This is an optimization exercise on Yosys and OpenROAD, whose aim is small area, a short achievable clock period and few clock cycles, not a production implementation. Function was checked by simulation only, so behaviour that the tests miss may differ from the original. Some runs may be left out. An edit can pass the tests and still lose a function that they never use.

Fig. 1: run 1, the clock network
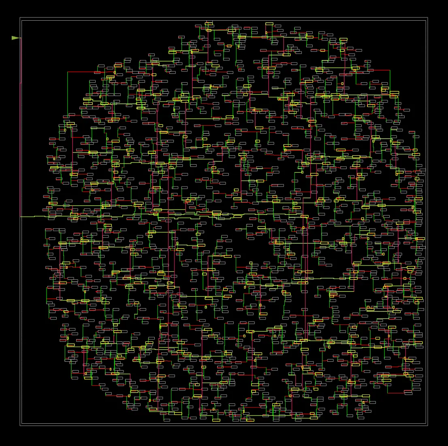
Fig. 2: run 1, routed metal, one colour a layer
Only two layers are drawn.
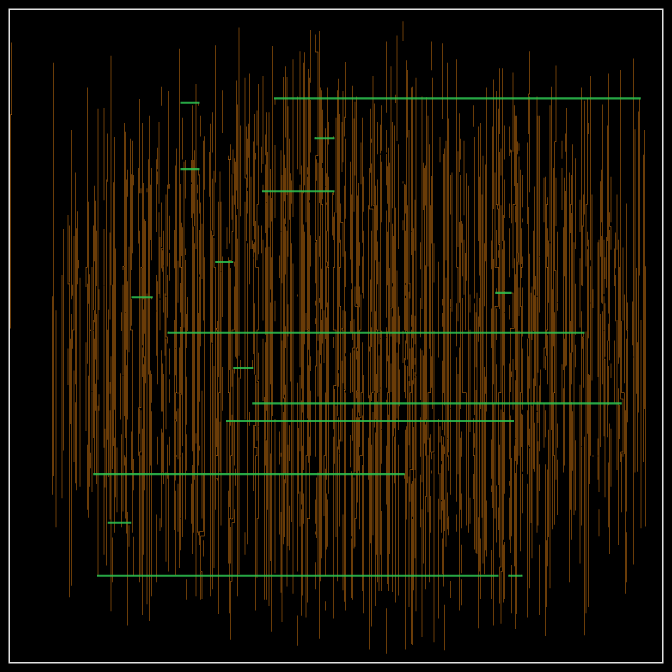
Fig. 3: run 1, met2 routing
The bar under the picture is 200 um long. Cells faint in the background.
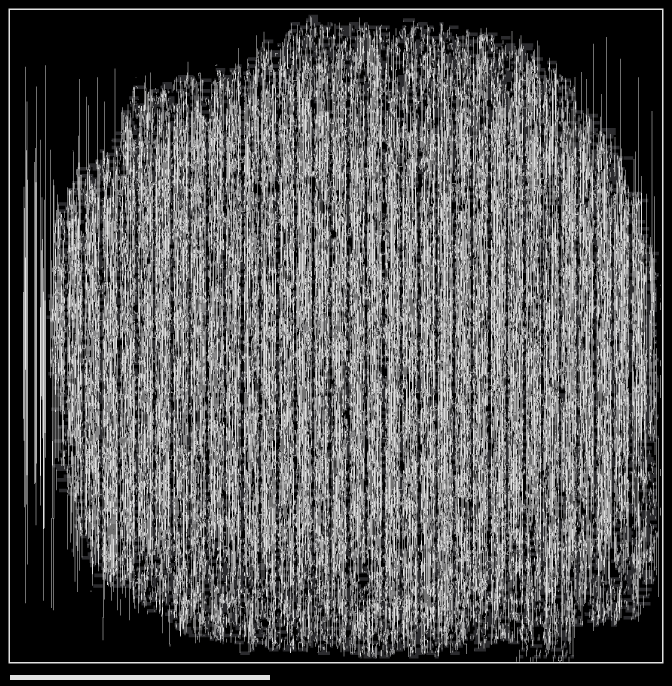
--- flow/design.v: outline only ---
// module KeccakRound: 5447 lines
// module Encoder: 57 lines
module Encoder (clk, rst, in, start, ready, putInput, outReady, out);
  // ...
==> flow/rc.hex <==
0000000000000001
0000000000008082
800000000000808A
8000000080008000
000000000000808B
0000000080000001
8000000080008081
8000000000008009
000000000000008A
0000000000000088
0000000080008009
000000008000000A
000000008000808B
800000000000008B
8000000000008089
8000000000008003
8000000000008002
8000000000000080
000000000000800A
800000008000000A
8000000080008081
8000000000008080
0000000080000001
8000000080008008
==> flow/flow/run.sh <==
#!/bin/bash
set -euo pipefail
W=$(pwd)
F=$W/flow
EXTRA=()
if [[ -f $F/extra.txt ]]; then mapfile -t EXTRA < "$F/extra.txt"; fi

sed "s#^  log_cmd abc {\*}\$abc_args#  techmap -map $F/cells_map.v#" \
  "$FLOW_HOME/scripts/synth.tcl" > "$W/synth_mod.tcl"
grep -q "cells_map.v" "$W/synth_mod.tcl"
sed "s#source \$::env(SCRIPTS_DIR)/synth.tcl#source $W/synth_mod.tcl#" \
  "$W/synth_recipe.tcl" > "$W/my_synth.tcl"
grep -q "synth_mod.tcl" "$W/my_synth.tcl"
echo "exec python3 $F/fix.py \$::env(RESULTS_DIR)/1_2_yosys.v" >> "$W/my_synth.tcl"
sed "s#SYNTH_SCRIPT=[^ ]*#SYNTH_SCRIPT=$W/my_synth.tcl#" "$W/standard.sh" > "$W/my_standard.sh"
grep -q "my_synth.tcl" "$W/my_standard.sh"

bash "$W/my_standard.sh" "${EXTRA[@]}" synth > "$W/synth.log" 2>&1
bash "$W/my_standard.sh" "${EXTRA[@]}" finish > "$W/layout.log" 2>&1
test -s "$W/out/final.def"
==> flow/flow/cells_map.v <==
module \$_XOR_ (A, B, Y); input A, B; output Y; sky130_fd_sc_hd__xor2_1 _TECHMAP_REPLACE_ (.A(A), .B(B), .X(Y)); endmodule
module \$_XNOR_ (A, B, Y); input A, B; output Y; sky130_fd_sc_hd__xnor2_1 _TECHMAP_REPLACE_ (.A(A), .B(B), .Y(Y)); endmodule
module \$_MUX_ (A, B, S, Y); input A, B, S; output Y; sky130_fd_sc_hd__mux2_1 _TECHMAP_REPLACE_ (.A0(A), .A1(B), .S(S), .X(Y)); endmodule
module \$_ANDNOT_ (A, B, Y); input A, B; output Y; sky130_fd_sc_hd__nor2b_1 _TECHMAP_REPLACE_ (.A(B), .B_N(A), .Y(Y)); endmodule
module \$_ORNOT_ (A, B, Y); input A, B; output Y; sky130_fd_sc_hd__nand2b_1 _TECHMAP_REPLACE_ (.A_N(A), .B(B), .Y(Y)); endmodule
module \$_NAND_ (A, B, Y); input A, B; output Y; sky130_fd_sc_hd__nand2_1 _TECHMAP_REPLACE_ (.A(A), .B(B), .Y(Y)); endmodule
module \$_NOR_ (A, B, Y); input A, B; output Y; sky130_fd_sc_hd__nor2_1 _TECHMAP_REPLACE_ (.A(A), .B(B), .Y(Y)); endmodule
module \$_NOT_ (A, Y); input A; output Y; sky130_fd_sc_hd__inv_1 _TECHMAP_REPLACE_ (.A(A), .Y(Y)); endmodule
module \$_AND_ (A, B, Y); input A, B; output Y; sky130_fd_sc_hd__and2_1 _TECHMAP_REPLACE_ (.A(A), .B(B), .X(Y)); endmodule
module \$_OR_ (A, B, Y); input A, B; output Y; sky130_fd_sc_hd__or2_1 _TECHMAP_REPLACE_ (.A(A), .B(B), .X(Y)); endmodule
module \$_AOI3_ (A, B, C, Y); input A, B, C; output Y; sky130_fd_sc_hd__a21oi_1 _TECHMAP_REPLACE_ (.A1(A), .A2(B), .B1(C), .Y(Y)); endmodule
module \$_OAI3_ (A, B, C, Y); input A, B, C; output Y; sky130_fd_sc_hd__o21ai_0 _TECHMAP_REPLACE_ (.A1(A), .A2(B), .B1(C), .Y(Y)); endmodule
==> flow/flow/extra.txt <==
SETUP_SLACK_MARGIN=6.5
BUFFER_PORTS_ARGS=-buffer_cell sky130_fd_sc_hd__buf_4
==> flow/flow/fix.py <==
#!/usr/bin/env python3
"""Rewrites a mapped sky130hd netlist in place: a mux2_1 whose A1 input is the only
use of an xor2/xnor2 output becomes nor2_1 + a21oi_1, with the XOR's polarity
flipped:  S ? A1 : A0  ==  ~((S & ~A1) | ~(S | A0)).
Usage: fix.py NETLIST"""
import re
import sys
from collections import Counter

path = sys.argv[1]
text = open(path).read()
inst_re = re.compile(r"  (sky130_fd_sc_hd__\w+) (\S+) \((.*?)\n  \);\n", re.S)
pin_re = re.compile(r"\.(\w+)\(([^()]*?)\)")


def norm(n):
    return n.strip()


def emit(n):
    return n + " " if n.startswith("\\") else n


uses = Counter()
insts = []
for m in inst_re.finditer(text):
    pins = {p: norm(n) for p, n in pin_re.findall(m.group(3))}
    insts.append((m.start(), m.end(), m.group(1), m.group(2), pins))
    for p, n in pins.items():
        if p not in ("X", "Y", "Q", "Q_N", "COUT", "SUM", "HI", "LO"):
            uses[n] += 1
# nets read by assign statements or ports count as extra uses
for a in re.finditer(r"assign (.*?) = (.*?);", text):
    for n in re.findall(r"\\\S+ |[\w$]+(?:\[\d+\])?", a.group(2)):
        uses[norm(n)] += 1
outports = set()
for decl in re.finditer(r"output (?:\[(\d+):(\d+)\] )?(\S+);", text):
    outports.add(decl.group(3))

drv = {}
for k, (s, e, typ, name, pins) in enumerate(insts):
    for p in ("X", "Y"):
        if p in pins:
            drv[pins[p]] = k

new = {}
extra_wires = []
cnt = 0
for k, (s, e, typ, name, pins) in enumerate(insts):
    if typ != "sky130_fd_sc_hd__mux2_1":
        continue
    a1 = pins["A1"]
    d = drv.get(a1)
    if d is None or uses[a1] != 1 or a1.split("[")[0].strip("\\ ") in outports:
        continue
    dt = insts[d][2]
    if dt not in ("sky130_fd_sc_hd__xor2_1", "sky130_fd_sc_hd__xnor2_1") or d in new:
        continue
    dp = insts[d][4]
    if dt == "sky130_fd_sc_hd__xor2_1":
        new[d] = f"  sky130_fd_sc_hd__xnor2_1 {insts[d][3]} (\n    .A({emit(dp['A'])}),\n    .B({emit(dp['B'])}),\n    .Y({emit(dp['X'])})\n  );\n"
    else:
        new[d] = f"  sky130_fd_sc_hd__xor2_1 {insts[d][3]} (\n    .A({emit(dp['A'])}),\n    .B({emit(dp['B'])}),\n    .X({emit(dp['Y'])})\n  );\n"
    t = f"_mxn{cnt}_"
    extra_wires.append(t)
    new[k] = (f"  sky130_fd_sc_hd__nor2_1 _mxa{cnt}_ (\n    .A({emit(pins['S'])}),\n    .B({emit(pins['A0'])}),\n    .Y({t})\n  );\n"
              f"  sky130_fd_sc_hd__a21oi_1 {name} (\n    .A1({emit(pins['S'])}),\n    .A2({emit(a1)}),\n    .B1({t}),\n    .Y({emit(pins['X'])})\n  );\n")
    cnt += 1

out = []
pos = 0
for k, (s, e, typ, name, pins) in enumerate(insts):
    if k in new:
        out.append(text[pos:s])
        out.append(new[k])
        pos = e
out.append(text[pos:])
res = "".join(out)
# declare the new wires right after the module header
i = res.index(");\n", res.index("module ")) + 3
res = res[:i] + "".join(f"  wire {w};\n" for w in extra_wires) + res[i:]
open(path, "w").write(res)
print(f"fix.py: {cnt} muxes rewritten")
==> flow/standard.sh <==
#!/bin/bash
# synth_recipe.tcl (not shown) runs the flow's synth.tcl, then flattens the netlist and writes it again
# the make line also repeats each setting of config.mk as NAME=value (left out here)
make -C /OpenROAD-flow-scripts/flow DESIGN_CONFIG=/design/flow/config.mk WORK_HOME=/design/flow/orfs CLKGATE_MAP_FILE= SYNTH_SCRIPT=/design/flow/synth_recipe.tcl "${@:-finish}"
==> flow/config.mk <==
export PLATFORM = sky130hd
export DESIGN_NAME = Encoder
export DESIGN_NICKNAME = Encoder
export VERILOG_FILES = /design/flow/design.v
export SDC_FILE = /design/flow/constraint.sdc
export NUM_CORES = 4
export LEC_CHECK = 0
export CAP_MARGIN = 30
export CORE_MARGIN = 2
export CORE_UTILIZATION = 40
export SLEW_MARGIN = 30
==> flow/constraint.sdc <==
create_clock -name core_clock -period 10.0 [get_ports {clk}]
set_input_delay 2.0000 -clock core_clock [delete_from_list [all_inputs] [get_ports {clk}]]
set_output_delay 2.0000 -clock core_clock [all_outputs]
set_load 0.01 [all_outputs]
==> key figures, run 1 <==
Routing
  • DRC: 0
  • Vias/cell: 5.88
  • DR vias: 90400
  • Post-DRT Antenna Nets: 0
  • Pre-Repair DR Iteration Count: 7
  • WL final: about 640000 um
  • DRT iter0 DRCs: 16100
  • DR WL/cell: 41.4 um

CTS
  • Root Driver: clkbuf_16
  • Clk Latency, worst-skew pair: 920 ps
  • Clock-pin slew on the worst setup and hold paths: about 70 ps
  • H-tree Lvls: 4
  • Post-CTS setup buffer count: 1
  • Hold buffers post-CTS: 0
  • CTS tree: done
  • Post-cts sizing count: 130
  • Clk buf depth: 3

Global route
  • GRT busiest layer: met2
  • Vias in the first global route: 81400
  • First-pass GRT wire length: 805000 um
  • Met2 Usage GRT: 64.0%
  • GR Overflow Total: 0
  • GR Util met3: between 20% and 30%
  • Initial antenna violation count: 38
  • GRT met1 Usage: 54.3%
  • Pin count of the biggest net entering global routing: between 200 and 250
  • Overall Global Routing Usage: 49.1%

Place
  • Post-DP HPWL: 535000 um
  • Inst Count DP: approximately 15000
  • Post-DP Area: 0.109 mm2
  • Pre-CTS WS: approximately 5900 ps
  • Final Wtd Congestion: 1.25
  • Port Buffer Count: 55

Synth
  • Synth Cell Area: around 0.099 mm2
  • Post-synthesis cell count: 11400
  • Syn Nets: about 11000
  • Syn avg cell area: 8.68 um2
  • Yosys warns: 1

Worst setup path
  • Critical path arrival: approximately 4600 ps
  • Crit-path most repeated cell: xor2_1
  • CP Data Required Time: around 11000 ps
  • Critical path class: flop to flop
  • Peak per-stage delay on the critical path: 1030 ps
  • Worst-case reg-to-reg path depth: 8
  • Flop2flop setup slack: 6240 ps
  • Worst Setup End Kind: flop
  • CP Cell Sequence: xor2_1, xor2_1, xor2_1, xor2_2, xnor2_1, nand2b_1, xnor2_1, a21oi_1
  • Startpoint type of the worst setup path: flop
  • Crit-path max FO: 5
  • CP max stage cell: xnor2_1

Finish
  • Fillers: 23800
  • Commonest non-fill, non-tap cell in the layout: xnor2_1
  • Final Instance Count excl. Fillers: 15400
  • Largest register FFs: 1600
  • Final Core Density: 48.1%
  • Share of layout cells above drive strength 1: 10.6%
  • Area growth syn-to-layout: 19.5%
  • Most frequent cells in the layout: xnor2_1, nor2_1, dfxtp_1
  • Fin area: 0.118 mm2
  • Layout Nets: 12000

STA
  • Rel. slew slack: about an eighth
  • Setup Viol. Count Final: 0
  • Period Utilization, post-route: approximately 38%
  • Total Negative Setup Slacks: 0 ps
  • Unrepaired setup endpoints after global routing: yes
  • Final hold viol count: 0
  • Minimum clock period: 3760 ps
  • FMAX: between 0.2 and 0.3 GHz
  • Setup slack after layout: 6240 ps
  • Hold Slack: just over 500 ps
  • Worst-margin pin slew: 1310 ps
  • Pins Over Slew Limit: 0

Die
  • Die height: about 500 um
  • Die W: 501 um
  • Rows: about 180
  • Initial Util: roughly two fifths
  • Ports: 56
  • Die area: between 0.2 and 0.3 mm2
  • Core ar.: 0.246 mm2

Flow run
  • Max Cap Violations: 0

Hold path
  • Min-Delay Path Class: flop to flop
  • Hold depth: 2

Run status
  • Status: no timing/DRC/antenna violations
Testbench counts for the RTL of run 1, summed over its fixed seeds: cycles 1,980.
Back to the opening pictures, Fig. 1:
clk sinks: 1642
# clk buffers: 290
worst-case clock skew: 57.4 ps
CTS Buf Count: 189

Back to the opening pictures, Fig. 2:
layer	colour	wire length
met4	orange	80.9 mm
met5	green	1820 um

Back to the opening pictures, Fig. 3:
main direction	vertical
share of all routed wire	37%
wire length on this layer	235 mm
longest straight run	302 um

[run 1: metal layers]
metal  vias to the layer above  share of wire [%]
met1                     43700                 33
met2                      7381                 37
li1                      37200                  -
met3                      2102                 17
met4                        32                 13
met5                         -               0.29
[run 1: worst max-delay path, delay by kind of cell, from the launching register on]
| family | cells | cell delay (ps) |
|---|---|---|
| and+or+nand+nor | 1 | 220 |
| DFF | 1 | 520 |
| AOI/OAI and AO/OA | 1 | 310 |
| xor gates and xnor gates | 6 | 2580 |
[run 1: layout make-up]
class / count / area [um2] / share of cell area, %
repair buffers: 373 / 3070 / 2.60
flip-flops and latches: 1642 / 33000 / 27.9
multi-input cells: 9748 / 71600 / 60.6
clock buffers: 290 / 5820 / 4.92
well taps: 3220 / 4030 / 3.41
clock inverters: 57 / 616 / 0.521
diodes: 32 / 80.1 / 0.0677
inverters: 19 / 71.3 / 0.0603
==> run 2, diff against run 1 <==
==> flow/flow/extra.txt (replaced) <==
SETUP_SLACK_MARGIN=6.5
BUFFER_PORTS_ARGS=-buffer_cell sky130_fd_sc_hd__buf_4
MATCH_CELL_FOOTPRINT=0
Fig. 4: run 2, routing congestion map
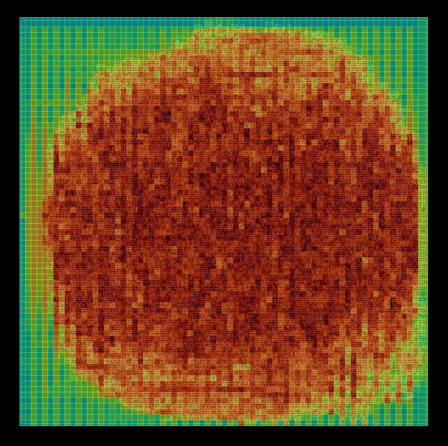
GRT busiest layer: met2
Final Core Density: 48.1%
GRT met1 Usage: 54.3%

Fig. 5: run 2, routed metal per tile
The bar under the picture is 200 um long. The die is cut into 25 by 25 equal tiles; dark blue is low, red is high, scaled to the fullest tile. Values are wire area over tile area, all layers added.
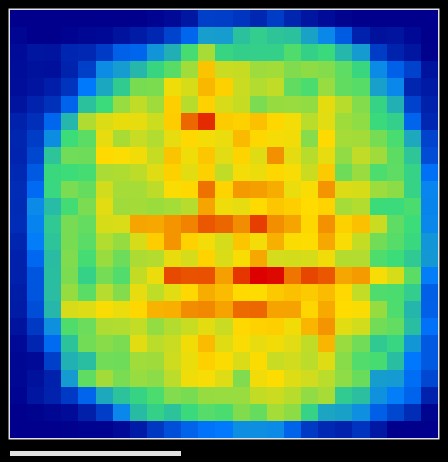
nearly empty tiles	6.4%
densest ninth of the die	middle
fullest tile	1.0
emptiest ninth of the die	top left
mean over tiles	0.50
tiles over half the peak	59%

==> run 2 against run 1 <==
  * Still clean
  * Maximum frequency did not move
  * Critical path depth did not move
  * Cell count did not move
  * Clock-buffer cell count did not move
  * Worst setup slack did not move
  * Design area did not move
  * Wire length did not move
==> key figures, run 2 <==
Run status
  • Status: no timing/DRC/antenna violations

CTS
  • Hold buffers post-CTS: 0 (unchanged)
  • Clk buf depth: 3 (unchanged)
  • CTS Buf Count: 189 (unchanged)
  • Clock-pin slew on the worst setup and hold paths: 70 ps (about the same)

Finish
  • Fraction of area in multi-input gates: 60.6% (unchanged)
  • Comb_multi_in: 9748 (unchanged)
  • Number of non-clock buffers in the layout: 373 (unchanged)
  • Multi-input logic area: 0.0716 mm2 (unchanged)
  • Largest register FFs: 1600 (unchanged)
  • Fin area: 0.118 mm2 (unchanged)
  • Register area: 0.0330 mm2 (unchanged)

Worst setup path
  • Worst Path Buf+Inv: 0 (unchanged)
  • Cell family with most CP delay: XOR/XNOR gates
  • Peak per-stage delay on the critical path: 1030 ps (about the same)
  • Worst Setup End Kind: flop
  • CP Depth: 8 (unchanged)
  • Startpoint type of the worst setup path: flop
  • Worst-case reg-to-reg path depth: 8 (unchanged)
  • Critical path arrival: 4570 ps (about the same)

Routing
  • DR WL/cell: 41.4 um (unchanged)
  • DRC: 0 (unchanged)
  • DRT iter0 DRCs: 16100 (unchanged)
  • Vias/cell: 5.88 (unchanged)
  • WL final: 637000 um (unchanged)
  • Pre-Repair DR Iteration Count: 7 (unchanged)

STA
  • Rel. slew slack: 11.7% (unchanged)
  • Setup slack after layout: 6240 ps (unchanged)
  • Worst-case clock skew: 57.4 ps (unchanged)
  • Unrepaired setup endpoints after global routing: yes

Synth
  • Yosys warns: 1 (unchanged)
  • Syn Nets: 11400 (unchanged)
  • Synth Cell Area: 0.0990 mm2 (unchanged)
  • Syn avg cell area: 8.68 um2 (unchanged)

Hold path
  • Min-Delay Path Class: flop to flop

Die
  • Ports: 56 (unchanged)
  • Die area: 0.251 mm2 (unchanged)
  • Die height: 501 um (unchanged)
  • Rows: 182 (unchanged)
  • Tap cell count: 3220 (unchanged)
  • Initial Util: 40.3% (unchanged)

Global route
  • Vias in the first global route: 81400 (unchanged)
  • First-pass GRT wire length: 805000 um (unchanged)
  • GR Overflow Total: 0 (unchanged)
  • Initial antenna violation count: 38 (unchanged)

Place
  • Pre-CTS WS: 5950 ps (unchanged)
Fig. 6: run 2, port wiring
The bar under the picture is 200 um long.
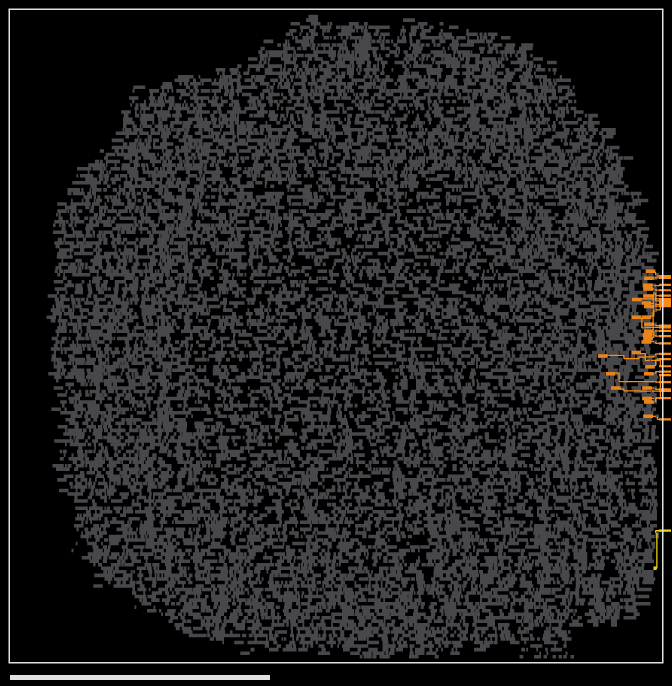
port	colour	bits	direction	end cells	buffers	wire
start	yellow	1	input	1	1	34.1 um
out	orange	25	output	25	25	376 um

run 2: cell counts in the layout (fill, tap and decap cells not counted):
Identical to the previous run, type by type.
run 2: routing by layer:
metal | GRT usage (%) | vias up | wire [um] | part of all wire (%)
li1 | - | 37200 | - | -
met1 | 54.3 | 43700 | 213000 | 33
met2 | 64.0 | 7381 | 235000 | 37
met3 | 27.3 | 2102 | 106000 | 17
met4 | 48.8 | 32 | 80900 | 13
met5 | 3.97 | - | 1820 | 0.29
run 2: what timing repair did:
| action | in CTS | in global routing |
|---|---|---|
| gates resized for setup | 130 | 149 |
| endpoints found under the setup margin | 343 | 283 |
| buffers inserted | 1 | 3 |
| pin swaps | 2 | 4 |
run 2: metrics by stage:
step	instances	TNS (ps)
2_1_floorplan	11400	-9901170
3_3_place_gp	15000	0
3_5_place_dp	15000	0
4_1_cts	15300	0
5_1_grt	15400	0
6_report	15400	0
==> run 3, diff against run 2 <==
--- a/flow/config.mk
+++ b/flow/config.mk
@@ -5,7 +5,7 @@
 export SDC_FILE = /design/flow/constraint.sdc
 export NUM_CORES = 4
 export LEC_CHECK = 0
-export CAP_MARGIN = 30
+export CAP_MARGIN = 40
 export CORE_MARGIN = 2
 export CORE_UTILIZATION = 40
-export SLEW_MARGIN = 30
+export SLEW_MARGIN = 40
Fig. 7: run 3, routed metal, one colour a layer
Only two layers are drawn.
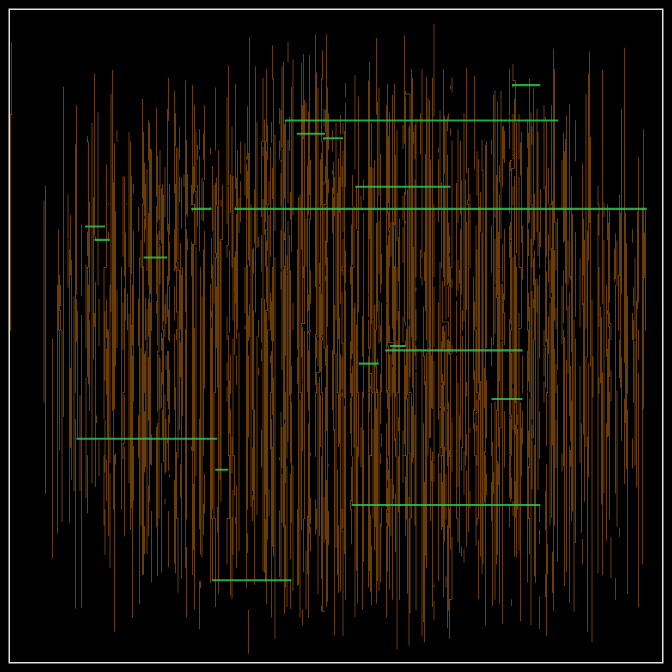
layer	colour	wire length
met5	green	1170 um
met4	orange	81.1 mm
DR vias: 90700
Overall Global Routing Usage: 49.4%
WL final: 638000 um
DR WL/cell: 41.5 um

Fig. 8: run 3, the clock network
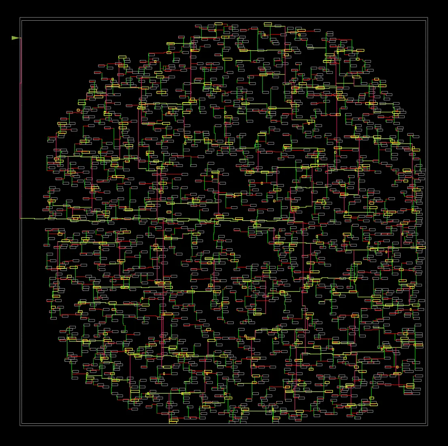
CTS Buf Count: 190
Clk Latency, worst-skew pair: 930 ps
Seq cells: 1642
worst-case clock skew: 49.8 ps

Fig. 9: run 3, port wiring
The bar under the picture is 200 um long.
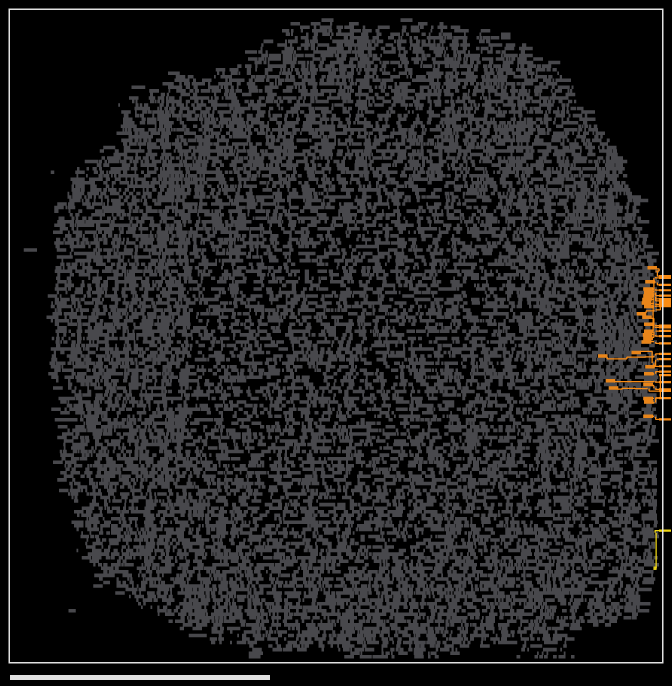
port	colour	bits	direction	end cells	buffers	wire
out	orange	25	output	25	25	373 um
start	yellow	1	input	1	1	34.1 um

==> run 3 against run 2 <==
  * Design area up 1.7%
  * Core utilization grew 0.83 points
  * Register-to-register slack worse by 120 ps
  * Area after synthesis stayed put
  * Cell count barely moved
  * Wire length up 0.16%
  * Critical path type unchanged
  * Via count grew 0.34%
  * Non-clock buffer count rose by 11
  * Hold slack got worse by 13 ps
  * Maximum frequency down 3.1%
==> key figures, run 3 <==
Run status
  • Status: no timing/DRC/antenna violations

Finish
  • Share of layout cells above drive strength 1: 12.0%
  • Area growth syn-to-layout: 21.5%
  • Final Instance Count excl. Fillers: 15400 (+0.020%)
  • Most frequent cells in the layout: xnor2_1, nor2_1, dfxtp_1
  • Layout Nets: 12000
  • Fin area: 0.120 mm2 (+1.7%)
  • Commonest non-fill, non-tap cell in the layout: xnor2_1
  • Final Core Density: 48.9% (+0.83 points)
  • Largest register FFs: 1600 (unchanged)

Die
  • Die height: 501 um (unchanged)
  • Core ar.: 0.246 mm2
  • Die area: 0.251 mm2 (unchanged)
  • Initial Util: 40.3% (unchanged)
  • Rows: 182 (unchanged)
  • Ports: 56 (unchanged)
  • Die W: 501 um

Global route
  • Initial antenna violation count: 47 (+24%)
  • Pin count of the biggest net entering global routing: about 210
  • GR Overflow Total: 0 (unchanged)
  • Vias in the first global route: 81600 (+0.22%)
  • First-pass GRT wire length: 808000 um (+0.38%)

Place
  • Post-DP Area: 0.112 mm2
  • Port Buffer Count: 55
  • Final Wtd Congestion: 1.25
  • Pre-CTS WS: 6170 ps (+223 ps)
  • Post-DP HPWL: 536000 um
  • Inst Count DP: 15000 (+0.013%)

CTS
  • Hold buffers post-CTS: 0 (unchanged)
  • CTS tree: done
  • Clk sinks: 1642
  • Post-cts sizing count: 58 (-55%)
  • Clk buf depth: 3 (unchanged)
  • Clock-pin slew on the worst setup and hold paths: 70 ps (about the same)
  • H-tree Lvls: 4
  • Root Driver: clkbuf_16
  • Post-CTS setup buffer count: 0 (-1)

Worst setup path
  • Startpoint type of the worst setup path: flop
  • Peak per-stage delay on the critical path: 710 ps (-320 ps)
  • Crit-path most repeated cell: xnor2_2
  • Worst Setup End Kind: flop
  • CP Cell Sequence: xor2_1, xnor2_1, xor2_2, xnor2_4, xnor2_2, nand2_1, xnor2_2, a21oi_1
  • CP Data Required Time: around 11000 ps
  • Critical path arrival: 4620 ps (+50 ps)
  • Flop2flop setup slack: 6120 ps
  • CP max stage cell: xnor2_2
  • Worst-case reg-to-reg path depth: 8 (unchanged)
  • Crit-path max FO: 5
  • Critical path class: flop to flop

Routing
  • DRT iter0 DRCs: 16700 (+3.5%)
  • Vias/cell: 5.90 (+0.32%)
  • Pre-Repair DR Iteration Count: 8 (+1)
  • Post-DRT Antenna Nets: 0
  • DRC: 0 (unchanged)

STA
  • Pins Over Slew Limit: 0
  • FMAX: about 0.26 GHz
  • Final hold viol count: 0
  • Total Negative Setup Slacks: 0 ps (unchanged)
  • Worst-margin pin slew: 1060 ps
  • Period Utilization, post-route: 38.8%
  • Minimum clock period: 3880 ps
  • Rel. slew slack: 28.8% (+17 points)
  • Setup slack after layout: 6120 ps (-120 ps)
  • Hold Slack: 496 ps
  • Unrepaired setup endpoints after global routing: yes
  • Setup Viol. Count Final: 0

Hold path
  • Min-Delay Path Class: flop to flop
  • Hold depth: 2

Synth
  • Yosys warns: 1 (unchanged)
  • Syn avg cell area: 8.68 um2 (unchanged)
  • Synth Cell Area: 0.0990 mm2 (unchanged)
  • Syn Nets: 11400 (unchanged)
  • Post-synthesis cell count: 11400

Flow run
  • Max Cap Violations: 0
run 3: cell count changes in the layout (fill, tap and decap cells not counted), sizes merged:
| cell | previous run | this run |
|---|---|---|
| clkinv | 39 | 40 |
| bufinv | 8 | 14 |
| clkbuf | 290 | 292 |
| diode | 32 | 18 |
| clkinvlp | 5 | 2 |
| inv | 24 | 26 |
| buf | 373 | 382 |
run 3: area by class of cell:
class	instances	area, um2
Multi-Input combinational cell	9748	73300
Inverter	19	71.3
Fill cell	23700	126000
Clock inverter	63	787
Tap cell	3220	4030
Clock buffer	290	5760
Timing Repair Buffer	384	3340
Antenna cell	18	45.0
Sequential cell	1642	33000
run 3: critical path: cells and delay by family, from the launching register on:
family           cells  cell delay, ps
XOR/XNOR             6            2670
AND/OR/NAND/NOR      1             180
flip-flops           1             570
AO/OA/AOI/OAI        1             240
run 3: per-layer routing:
metal	track usage (%)	vias up	part of all wire [%]
li1	-	37200	-
met5	3.20	-	0.18
met4	48.7	36	13
met2	64.2	7617	37
met1	54.9	43700	33
met3	27.6	2135	17
==> run 4, diff against run 3 <==
--- a/flow/config.mk
+++ b/flow/config.mk
@@ -5,7 +5,9 @@
 export SDC_FILE = /design/flow/constraint.sdc
 export NUM_CORES = 4
 export LEC_CHECK = 0
-export CAP_MARGIN = 40
+export CAP_MARGIN = 30
 export CORE_MARGIN = 2
 export CORE_UTILIZATION = 40
-export SLEW_MARGIN = 40
+export CTS_CLUSTER_DIAMETER = 80
+export CTS_CLUSTER_SIZE = 24
+export SLEW_MARGIN = 30
==> run 4 against run 3 <==
  * Still clean on timing, DRC and antenna
  * Design area decreased by 3.5%
  * Non-clock buffer count decreased by 8
  * Register-to-register slack improved by 30 ps
  * Core utilization decreased by 1.7 points
  * Global-route usage decreased by 0.67 points
  * Critical path depth unchanged
  * Die area unchanged
  * Synthesized cell count unchanged
  * Critical endpoint is now st[1148]
  * Highest routed layer unchanged
==> key figures, run 4 <==
CTS
  • CTS tree: done
  • Post-cts sizing count: 141 (+140%)
  • Clock-pin slew on the worst setup and hold paths: 100 ps (+30 ps)
  • Clk buf depth: 3 (unchanged)
  • Root Driver: clkbuf_16
  • H-tree Lvls: 3 (-1)
  • CTS Buf Count: 117 (-38%)
  • Clk Latency, worst-skew pair: 870 ps (-60 ps)
  • Clk sinks: 1642 (unchanged)
  • Hold buffers post-CTS: 0 (unchanged)
  • Post-CTS setup buffer count: 2 (+2)

STA
  • Minimum clock period: 3840 ps (-34.1 ps)
  • Rel. slew slack: 18.4% (-10 points)
  • Pins Over Slew Limit: 0 (unchanged)
  • Final hold viol count: 0 (unchanged)
  • Worst-margin pin slew: 1220 ps (+152 ps)
  • Unrepaired setup endpoints after global routing: yes
  • Period Utilization, post-route: 38.4% (-0.34 points)
  • Setup Viol. Count Final: 0 (unchanged)
  • Worst-case clock skew: 64.5 ps (+14.7 ps)
  • Total Negative Setup Slacks: 0 ps (unchanged)
  • Setup slack after layout: 6160 ps (+34.1 ps)
  • Hold Slack: 515 ps (+18.6 ps)
  • FMAX: 0.260 GHz (+0.89%)

Global route
  • Pin count of the biggest net entering global routing: 249 (+17%)
  • Vias in the first global route: 80400 (-1.5%)
  • Overall Global Routing Usage: 48.7% (-0.67 points)
  • First-pass GRT wire length: 799000 um (-1.1%)
  • Initial antenna violation count: 48 (+2.1%)
  • GR Overflow Total: 0 (unchanged)

Routing
  • DR vias: 90000 (-0.76%)
  • DR WL/cell: 41.4 um (-0.17%)
  • Met3 WL: 105000 um (-1.9%)
  • DRT iter0 DRCs: 16500 (-1.3%)
  • DRC: 0 (unchanged)
  • Top Metal Used: met5
  • WL final: 633000 um (-0.86%)
  • Vias/cell: 5.89 (about the same)
  • WL met2: 231000 um (-1.7%)
  • Met1 Wirelength: 212000 um (-0.57%)
  • Pre-Repair DR Iteration Count: 14 (+6)
  • Post-DRT Antenna Nets: 0 (unchanged)

Worst setup path
  • CP max stage cell: dfxtp_1
  • Worst Setup End Kind: flop
  • Crit-path max FO: 5 (unchanged)
  • Worst-case reg-to-reg path depth: 8 (unchanged)
  • CP Cell Sequence: xnor2_1, xor2_1, xor2_1, xor2_2, xor2_4, nand2b_1, xnor2_1, a21oi_1
  • CP Data Required Time: 10690 ps (-50 ps)
  • Critical path class: flop to flop
  • Critical path arrival: 4530 ps (-90 ps)
  • Flop2flop setup slack: 6160 ps (+30 ps)
  • Startpoint type of the worst setup path: flop
  • Peak per-stage delay on the critical path: 720 ps (about the same)

Finish
  • Fin area: 0.116 mm2 (-3.5%)
  • Layout Nets: 11900 (-0.67%)
  • Share of layout cells above drive strength 1: 9.91% (-2.0 points)
  • Area growth syn-to-layout: 17.3%
  • Final Instance Count excl. Fillers: 15300 (-0.70%)
  • Fillers: 24100 (+1.4%)
  • Final Core Density: 47.2% (-1.7 points)
  • Largest register FFs: 1600 (unchanged)
  • Most frequent cells in the layout: xnor2_1, nor2_1, dfxtp_1
  • Commonest non-fill, non-tap cell in the layout: xnor2_1

Die
  • Core ar.: 0.246 mm2 (unchanged)
  • Die height: 501 um (unchanged)
  • Die area: 0.251 mm2 (unchanged)
  • Die W: 501 um (unchanged)
  • Rows: 182 (unchanged)
  • Initial Util: 40.3% (unchanged)

Place
  • Post-DP HPWL: 535000 um (-0.16%)
  • Final Wtd Congestion: 1.25 (unchanged)
  • Pre-CTS WS: 5950 ps (-223 ps)
  • Post-DP Area: 0.109 mm2 (-2.6%)
  • Inst Count DP: 15000 (-0.013%)

Hold path
  • Min-Delay Path Class: flop to flop
  • Hold depth: 2 (unchanged)

Synth
  • Syn Nets: 11400 (unchanged)
  • Post-synthesis cell count: 11400 (unchanged)
  • Syn avg cell area: 8.68 um2 (unchanged)
  • Synth Cell Area: 0.0990 mm2 (unchanged)
  • Yosys warns: 1 (unchanged)

Flow run
  • Max Cap Violations: 0 (unchanged)

Run status
  • Status: no timing/DRC/antenna violations
==> run 4: layout make-up <==
cell class	count	area (um2)	area share, %
multi-input combinational	9748	71700	61.7
sequential	1642	33000	28.4
tap	3220	4030	3.47
timing repair buffer	376	3110	2.68
clock buffer	133	3090	2.66
clock inverter	85	1020	0.879
antenna	54	135	0.116
inverter	19	71.3	0.0614
==> run 4: worst max-delay path: cells and delay by family, from the launching register on <==
kind,cells,cell delay [ps]
flip-flops,1,720
XOR/XNOR,6,2540
AND/OR/NAND/NOR,1,140
AO/OA/AOI/OAI,1,210
==> run 4: metal layers <==
metal	vias to the layer above	global-route usage (%)
met3	2079	26.5
li1	37100	-
met1	43400	54.3
met5	-	1.23
met2	7396	63.4
met4	24	48.8
Fig. 10: run 4, port wiring
The bar under the picture is 200 um long.
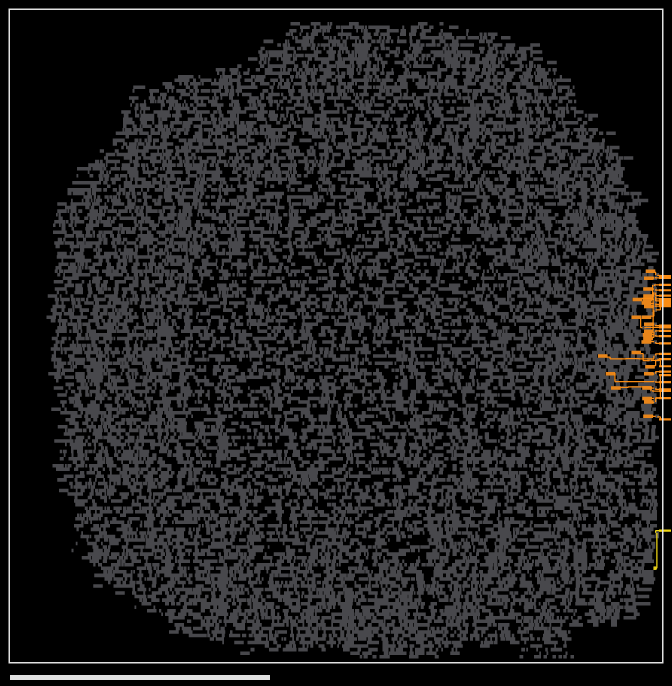
port	colour	bits	direction	end cells	buffers	wire
start	yellow	1	input	1	1	34.1 um
out	orange	25	output	25	25	387 um
Ports: 56
Port Buffer Count: 55

Fig. 11: run 4, routed metal per tile
The bar under the picture is 200 um long. The die is cut into 25 by 25 equal tiles; dark blue is low, red is high, scaled to the fullest tile. Values are wire area over tile area, all layers added.
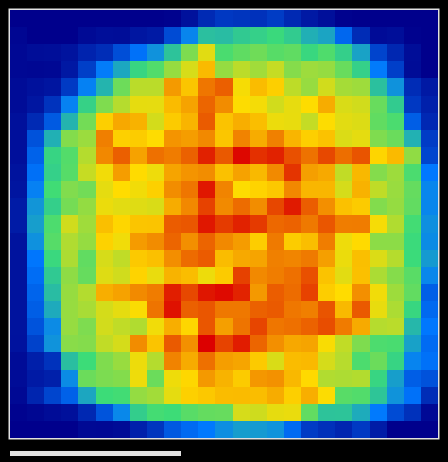
tiles over half the peak	64%
densest ninth of the die	middle
emptiest ninth of the die	top left

Fig. 12: run 4, routed metal, one colour a layer
Only two layers are drawn.
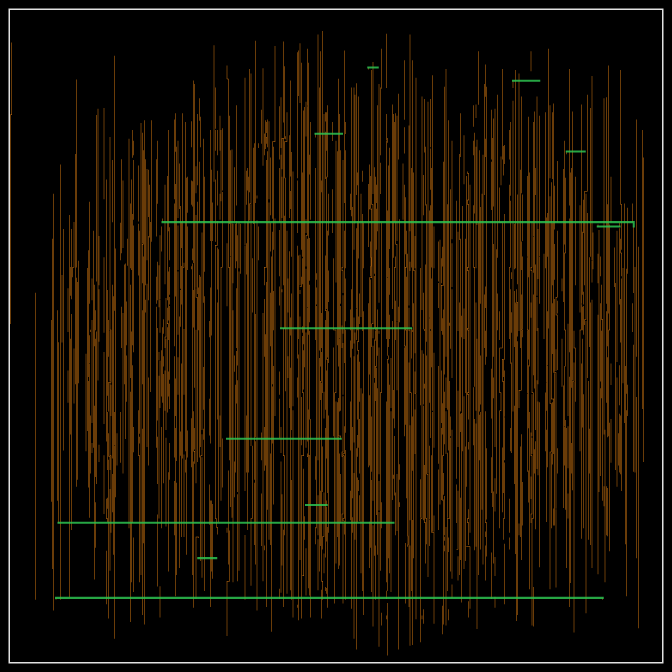
layer	colour	wire length
met4	orange	82.7 mm
met5	green	1340 um

==> run 5, diff against run 4 <==
==> flow/flow/extra.txt (replaced) <==
SETUP_SLACK_MARGIN=6.7
BUFFER_PORTS_ARGS=-buffer_cell sky130_fd_sc_hd__buf_4
MATCH_CELL_FOOTPRINT=0
Fig. 13: run 5, port wiring
The bar under the picture is 200 um long.
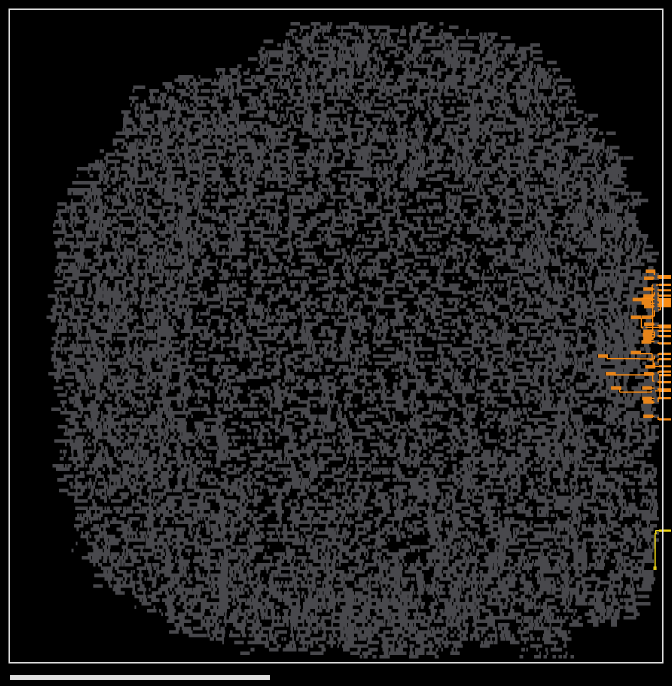
port	colour	bits	direction	end cells	buffers	wire
out	orange	25	output	25	25	355 um
start	yellow	1	input	1	1	34.1 um

Fig. 14: run 5, routed metal per tile
The bar under the picture is 200 um long. The die is cut into 25 by 25 equal tiles; dark blue is low, red is high, scaled to the fullest tile. Values are wire area over tile area, all layers added.
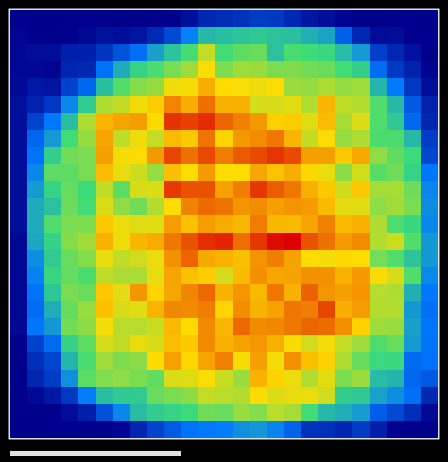
densest ninth of the die	middle
tiles over half the peak	62%
emptiest ninth of the die	top left
fullest tile	0.94
mean over tiles	0.49
nearly empty tiles	8.6%

Fig. 15: run 5, routed metal, one colour a layer
Only two layers are drawn.
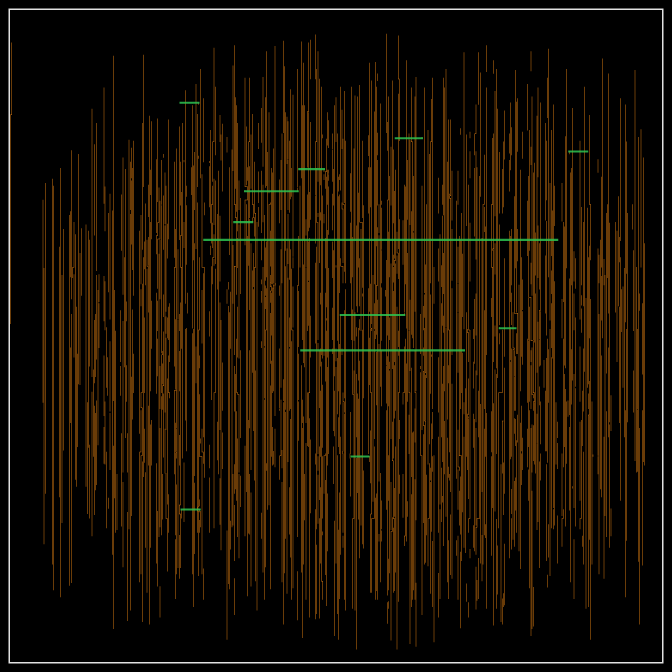
layer	colour	wire length
met4	orange	83.4 mm
met5	green	605 um

==> run 5 against run 4 <==
  * Still clean
  * Maximum frequency is 5.6% higher
  * Critical path depth unchanged
  * Sequential share of layout area down 0.98 points
  * Register-to-register slack improved by 200 ps
  * Hold slack is essentially flat
  * First-iteration DRC count shrank 3.0%
  * Clock-buffer cell count did not move
  * Worst setup slack better by 200 ps
  * Area after synthesis did not move
  * Highest routed layer unchanged
==> key figures, run 5 <==
Run status
  • Status: no timing/DRC/antenna violations

Worst setup path
  • CP Cell Sequence: xor2_1, xor2_1, xor2_1, xor2_1, xor2_2, nor2_1, xnor2_1, a21oi_1
  • Critical path arrival: 4360 ps (-170 ps)
  • Worst Setup End Kind: flop
  • Peak per-stage delay on the critical path: 690 ps (-30 ps)
  • Worst-case reg-to-reg path depth: 8 (unchanged)
  • Critical path class: flop to flop
  • CP Data Required Time: 10720 ps (+30 ps)
  • CP max stage cell: xnor2_1
  • Flop2flop setup slack: 6360 ps (+200 ps)
  • Crit-path max FO: 5 (unchanged)
  • Crit-path most repeated cell: xor2_1
  • Startpoint type of the worst setup path: flop

CTS
  • H-tree Lvls: 3 (unchanged)
  • Hold buffers post-CTS: 0 (unchanged)
  • Clk sinks: 1642 (unchanged)
  • Clk buf depth: 3 (unchanged)
  • Root Driver: clkbuf_16
  • CTS tree: done
  • CTS Buf Count: 117 (unchanged)
  • Clk Latency, worst-skew pair: 880 ps (about the same)
  • Clock-pin slew on the worst setup and hold paths: 100 ps (about the same)

Routing
  • DRT iter0 DRCs: 16000 (-3.0%)
  • Top Metal Used: met5
  • WL met2: 233000 um (+0.95%)
  • Post-DRT Antenna Nets: 0 (unchanged)
  • Met1 Wirelength: 210000 um (-1.2%)
  • WL final: 637000 um (+0.63%)
  • Met3 WL: 110000 um (+4.1%)
  • DR WL/cell: 41.6 um (+0.48%)
  • DR vias: 90700 (+0.69%)
  • Pre-Repair DR Iteration Count: 9 (-5)
  • Vias/cell: 5.93 (+0.53%)
  • DRC: 0 (unchanged)

Finish
  • Final Core Density: 48.9% (+1.7 points)
  • Final Instance Count excl. Fillers: 15300 (+0.15%)
  • Commonest non-fill, non-tap cell in the layout: xnor2_1
  • Most frequent cells in the layout: xnor2_1, nor2_1, dfxtp_1
  • Fillers: 23500 (-2.2%)
  • Fin area: 0.120 mm2 (+3.6%)
  • Layout Nets: 12000 (+0.21%)
  • Share of layout cells above drive strength 1: 12.7% (+2.8 points)
  • Area growth syn-to-layout: 21.6%
  • Largest register FFs: 1600 (unchanged)

Die
  • Die area: 0.251 mm2 (unchanged)
  • Rows: 182 (unchanged)
  • Die height: 501 um (unchanged)
  • Ports: 56 (unchanged)
  • Die W: 501 um (unchanged)
  • Initial Util: 40.3% (unchanged)
  • Core ar.: 0.246 mm2 (unchanged)

Place
  • Post-DP HPWL: 535000 um (unchanged)
  • Post-DP Area: 0.109 mm2 (unchanged)
  • Final Wtd Congestion: 1.25 (unchanged)
  • Port Buffer Count: 55 (unchanged)
  • Inst Count DP: 15000 (unchanged)
  • Pre-CTS WS: 5950 ps (unchanged)

Global route
  • Vias in the first global route: 80700 (+0.43%)
  • GRT busiest layer: met2
  • Pin count of the biggest net entering global routing: 249 (unchanged)
  • First-pass GRT wire length: 804000 um (+0.58%)
  • Initial antenna violation count: 41 (-15%)
  • Overall Global Routing Usage: 49.0% (+0.27 points)
  • GR Overflow Total: 0 (unchanged)
  • GRT met1 Usage: 54.6% (+0.27 points)
  • GR Util met3: 27.0% (+0.45 points)
  • Met2 Usage GRT: 63.7% (+0.28 points)

Hold path
  • Min-Delay Path Class: flop to flop
  • Hold depth: 2 (unchanged)

STA
  • Final hold viol count: 0 (unchanged)
  • Hold Slack: 514 ps (-0.261 ps)
  • Rel. slew slack: 17.5% (-0.84 points)
  • Setup Viol. Count Final: 0 (unchanged)
  • Worst-margin pin slew: 1230 ps (+12.6 ps)
  • FMAX: 0.275 GHz (+5.6%)
  • Unrepaired setup endpoints after global routing: yes
  • Worst-case clock skew: 72.1 ps (+7.54 ps)
  • Setup slack after layout: 6360 ps (+203 ps)
  • Minimum clock period: 3640 ps (-203 ps)
  • Period Utilization, post-route: 36.4% (-2.0 points)
  • Total Negative Setup Slacks: 0 ps (unchanged)
  • Pins Over Slew Limit: 0 (unchanged)

Synth
  • Synth Cell Area: 0.0990 mm2 (unchanged)
  • Post-synthesis cell count: 11400 (unchanged)
  • Syn avg cell area: 8.68 um2 (unchanged)
  • Syn Nets: 11400 (unchanged)
  • Yosys warns: 1 (unchanged)

Flow run
  • Max Cap Violations: 0 (unchanged)
-- run 5: changes by cell type in the layout (fill, tap and decap cells not counted), moves of 21 or more --
cell and change:
xor2_1 -210, xor2_2 +108, xor2_4 +102, xnor2_1 -86, xnor2_2 +59, buf_6 +27
xnor2_4 +27, buf_4 -21
-- run 5: what timing repair did --
| item | in CTS | in global routing |
|---|---|---|
| resized for setup | 439 | 366 |
| gates cloned | 0 | 1 |
| pin swaps | 8 | 34 |
| setup endpoints to repair | 773 | 651 |
| buffers inserted | 11 | 20 |
-- run 5: cell type report --
class	count	area (um2)	area share [%]
multi-input cells	9748	75400	62.6
flip-flops and latches	1642	33000	27.4
well taps	3220	4030	3.35
repair buffers	401	3640	3.03
clock buffers	133	3090	2.57
clock inverters	85	1020	0.848
diodes	52	130	0.108
inverters	19	71.3	0.0593
-- run 5: worst max-delay path: cells and delay by family (launching register included) --
kind,cells,cell delay (ps)
AND/OR/NAND/NOR,1,120
AO/OA/AOI/OAI,1,160
flip-flops,1,590
XOR/XNOR,6,2590
==> run 6, diff against run 5 <==
==> flow/flow/extra.txt (replaced) <==
BUFFER_PORTS_ARGS=-buffer_cell sky130_fd_sc_hd__buf_4
--- a/flow/config.mk
+++ b/flow/config.mk
@@ -8,6 +8,4 @@
 export CAP_MARGIN = 30
 export CORE_MARGIN = 2
 export CORE_UTILIZATION = 40
-export CTS_CLUSTER_DIAMETER = 80
-export CTS_CLUSTER_SIZE = 24
 export SLEW_MARGIN = 30
==> run 6 against run 5 <==
  * Worst setup slack worse by 1100 ps
  * Sequential share of layout area increased by 0.91 points
  * Still clean
  * Die area stayed put
  * Area after synthesis unchanged
  * Hold slack barely moved
  * Wire length fell by 0.18%
  * Global-route usage rose by 0.080 points
  * Sequential cell count did not move
  * Critical path type unchanged
  * Highest routed layer unchanged
  * Core utilization shrank 1.6 points
==> key figures, run 6 <==
Global route
  • GR Overflow Total: 0 (unchanged)
  • Pin count of the biggest net entering global routing: 249 (unchanged)
  • GRT busiest layer: met2

Routing
  • Pre-Repair DR Iteration Count: 8 (-1)
  • Post-DRT Antenna Nets: 0 (unchanged)
  • DR vias: 90500 (-0.16%)
  • WL final: 635000 um (-0.18%)
  • DRC: 0 (unchanged)
  • DR WL/cell: 41.3 um (-0.70%)
  • WL met2: 234000 um (+0.22%)
  • Top Metal Used: met5

STA
  • Worst-margin pin slew: 1300 ps (+69.2 ps)
  • FMAX: 0.212 GHz (-23%)
  • Setup slack after layout: 5280 ps (-1080 ps)
  • Pins Over Slew Limit: 0 (unchanged)
  • Hold Slack: 514 ps (-0.0730 ps)
  • Minimum clock period: 4720 ps (+1080 ps)
  • Final hold viol count: 0 (unchanged)
  • Unrepaired setup endpoints after global routing: no

Synth
  • Syn Nets: 11400 (unchanged)

Run status
  • Status: no timing/DRC/antenna violations

Place
  • Inst Count DP: 15000 (unchanged)
  • Final Wtd Congestion: 1.25 (unchanged)

Worst setup path
  • Critical path class: flop to flop
  • Worst Setup End Kind: flop
  • CP Data Required Time: 10740 ps (+20 ps)
  • Crit-path max FO: 5 (unchanged)

CTS
  • Post-cts sizing count: 0 (-100%)
  • CTS tree: done

Flow run
  • Max Cap Violations: 0 (unchanged)

Finish
  • Share of layout cells above drive strength 1: 8.88% (-3.8 points)
  • Layout Nets: 12000 (+0.37%)
  • Area growth syn-to-layout: 17.6%

Die
  • Core ar.: 0.246 mm2 (unchanged)
  • Rows: 182 (unchanged)

Hold path
  • Hold depth: 2 (unchanged)
-- run 6: cell types whose count changed in the layout (fill, tap and decap cells not counted), sizes merged --
cell / delta
diode: -21
inv: -47
clkinv: +16
buf: -29
bufinv: +3
clkbuf: +158
-- run 6: area by class of cell --
type                    instances  area (um2)
flip-flops and latches       1642       33000
diodes                         31        77.6
inverters                      19        71.3
multi-input cells            9748       69800
clock buffers                 290        5820
clock inverters                57         616
fillers                     24100      130000
repair buffers                373        3060
well taps                    3220        4030
-- run 6: critical path: stages, from the launching register on --
cell and delay, ps:
dfxtp_1 570, xor2_1 220, xnor2_1 160, xor2_1 1010, xnor2_2 560, xnor2_1 810, nand2_1 180, xnor2_1 780
a21oi_1 240
-- run 6: per-stage QoR --
step / instance area (um2) / utilization, %
6_report: 116000 / 47.3
5_1_grt: 116000 / 47.3
4_1_cts: 115000 / 46.8
3_5_place_dp: 109000 / 44.2
3_3_place_gp: 107000 / 43.4
2_1_floorplan: 99000 / -
Fig. 16: run 6, routed metal, one colour a layer
Only two layers are drawn.
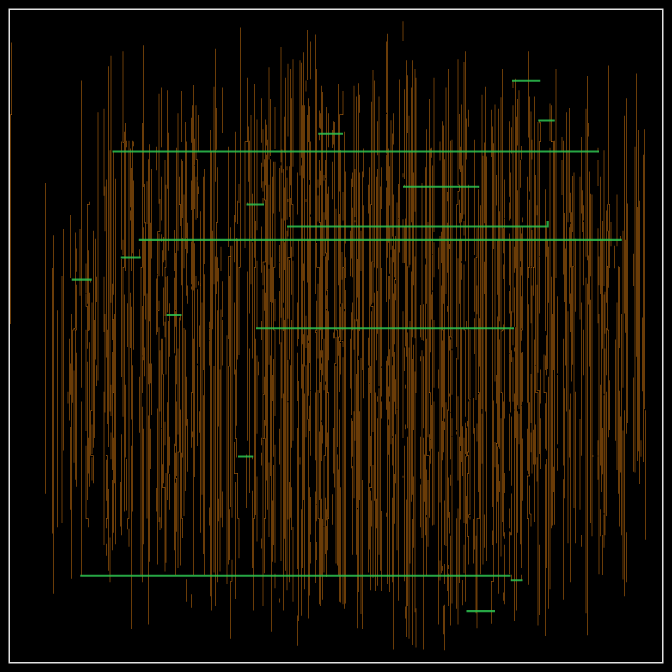
layer	colour	wire length
met4	orange	80.7 mm
met5	green	1660 um

Fig. 17: run 6, routing congestion map
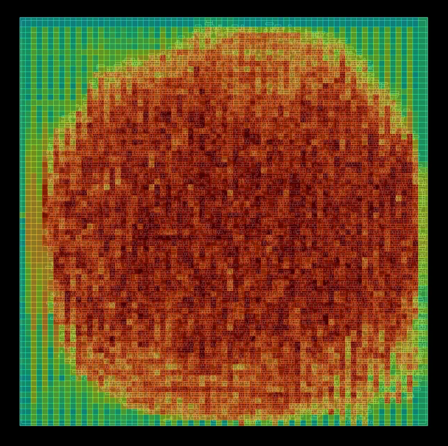
Overall Global Routing Usage: 49.1%
GRT met1 Usage: 54.4%
Final Core Density: 47.3%
met2 Usage GRT: 64.2%

Fig. 18: run 6, port wiring
The bar under the picture is 200 um long.
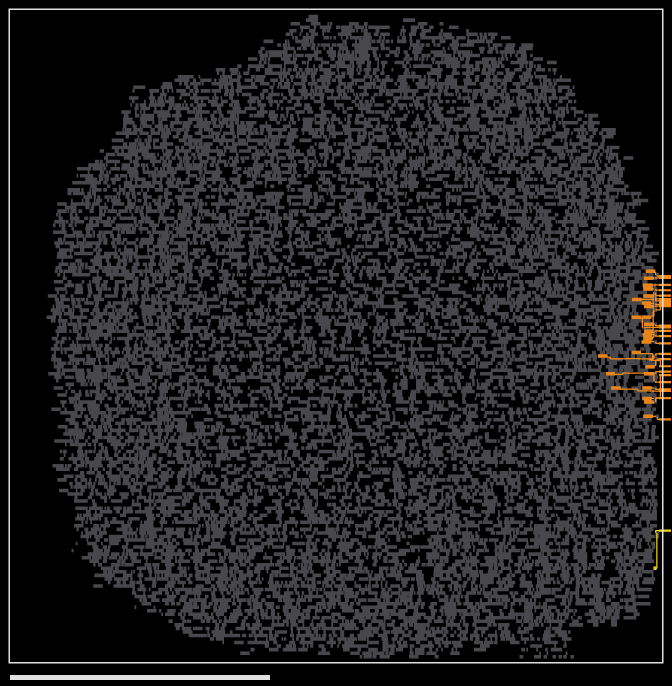
port	colour	bits	direction	end cells	buffers	wire
start	yellow	1	input	1	1	34.1 um
out	orange	25	output	25	25	381 um

==> static timing again, ports no longer ideal <==
How much do the figures lean on ideal ports? The routed layouts below were timed once more, with nothing changed but the port constraints.
Step 1, drivers: a clkbuf_16 drives clk and a buf_2 each remaining input, both assumed.
Step 2 also shifts input and output timing later by t, the mid clock arrival at the registers, as if the neighbouring blocks saw the same clock.
a / b / c = ideal ports / drivers / drivers and shift; a / b = the first two.
run	t (ns)	setup slack, ns	hold slack, ns	cell pins on the clock port's net
run 1	0.997	6.243 / 6.243 / 6.243	0.509 / 0.509 / 0.509	1
run 2	0.997	6.243 / 6.243 / 6.243	0.509 / 0.509 / 0.509	1
run 3	1.009	6.123 / 6.123 / 6.123	0.496 / 0.496 / 0.496	1
run 4	0.940	6.157 / 6.157 / 6.157	0.515 / 0.515 / 0.515	1
run 5	0.948	6.360 / 6.360 / 6.360	0.514 / 0.514 / 0.514	1
run 6	0.992	5.279 / 5.279 / 5.279	0.514 / 0.514 / 0.514	1
After both steps every run listed still meets setup and hold.
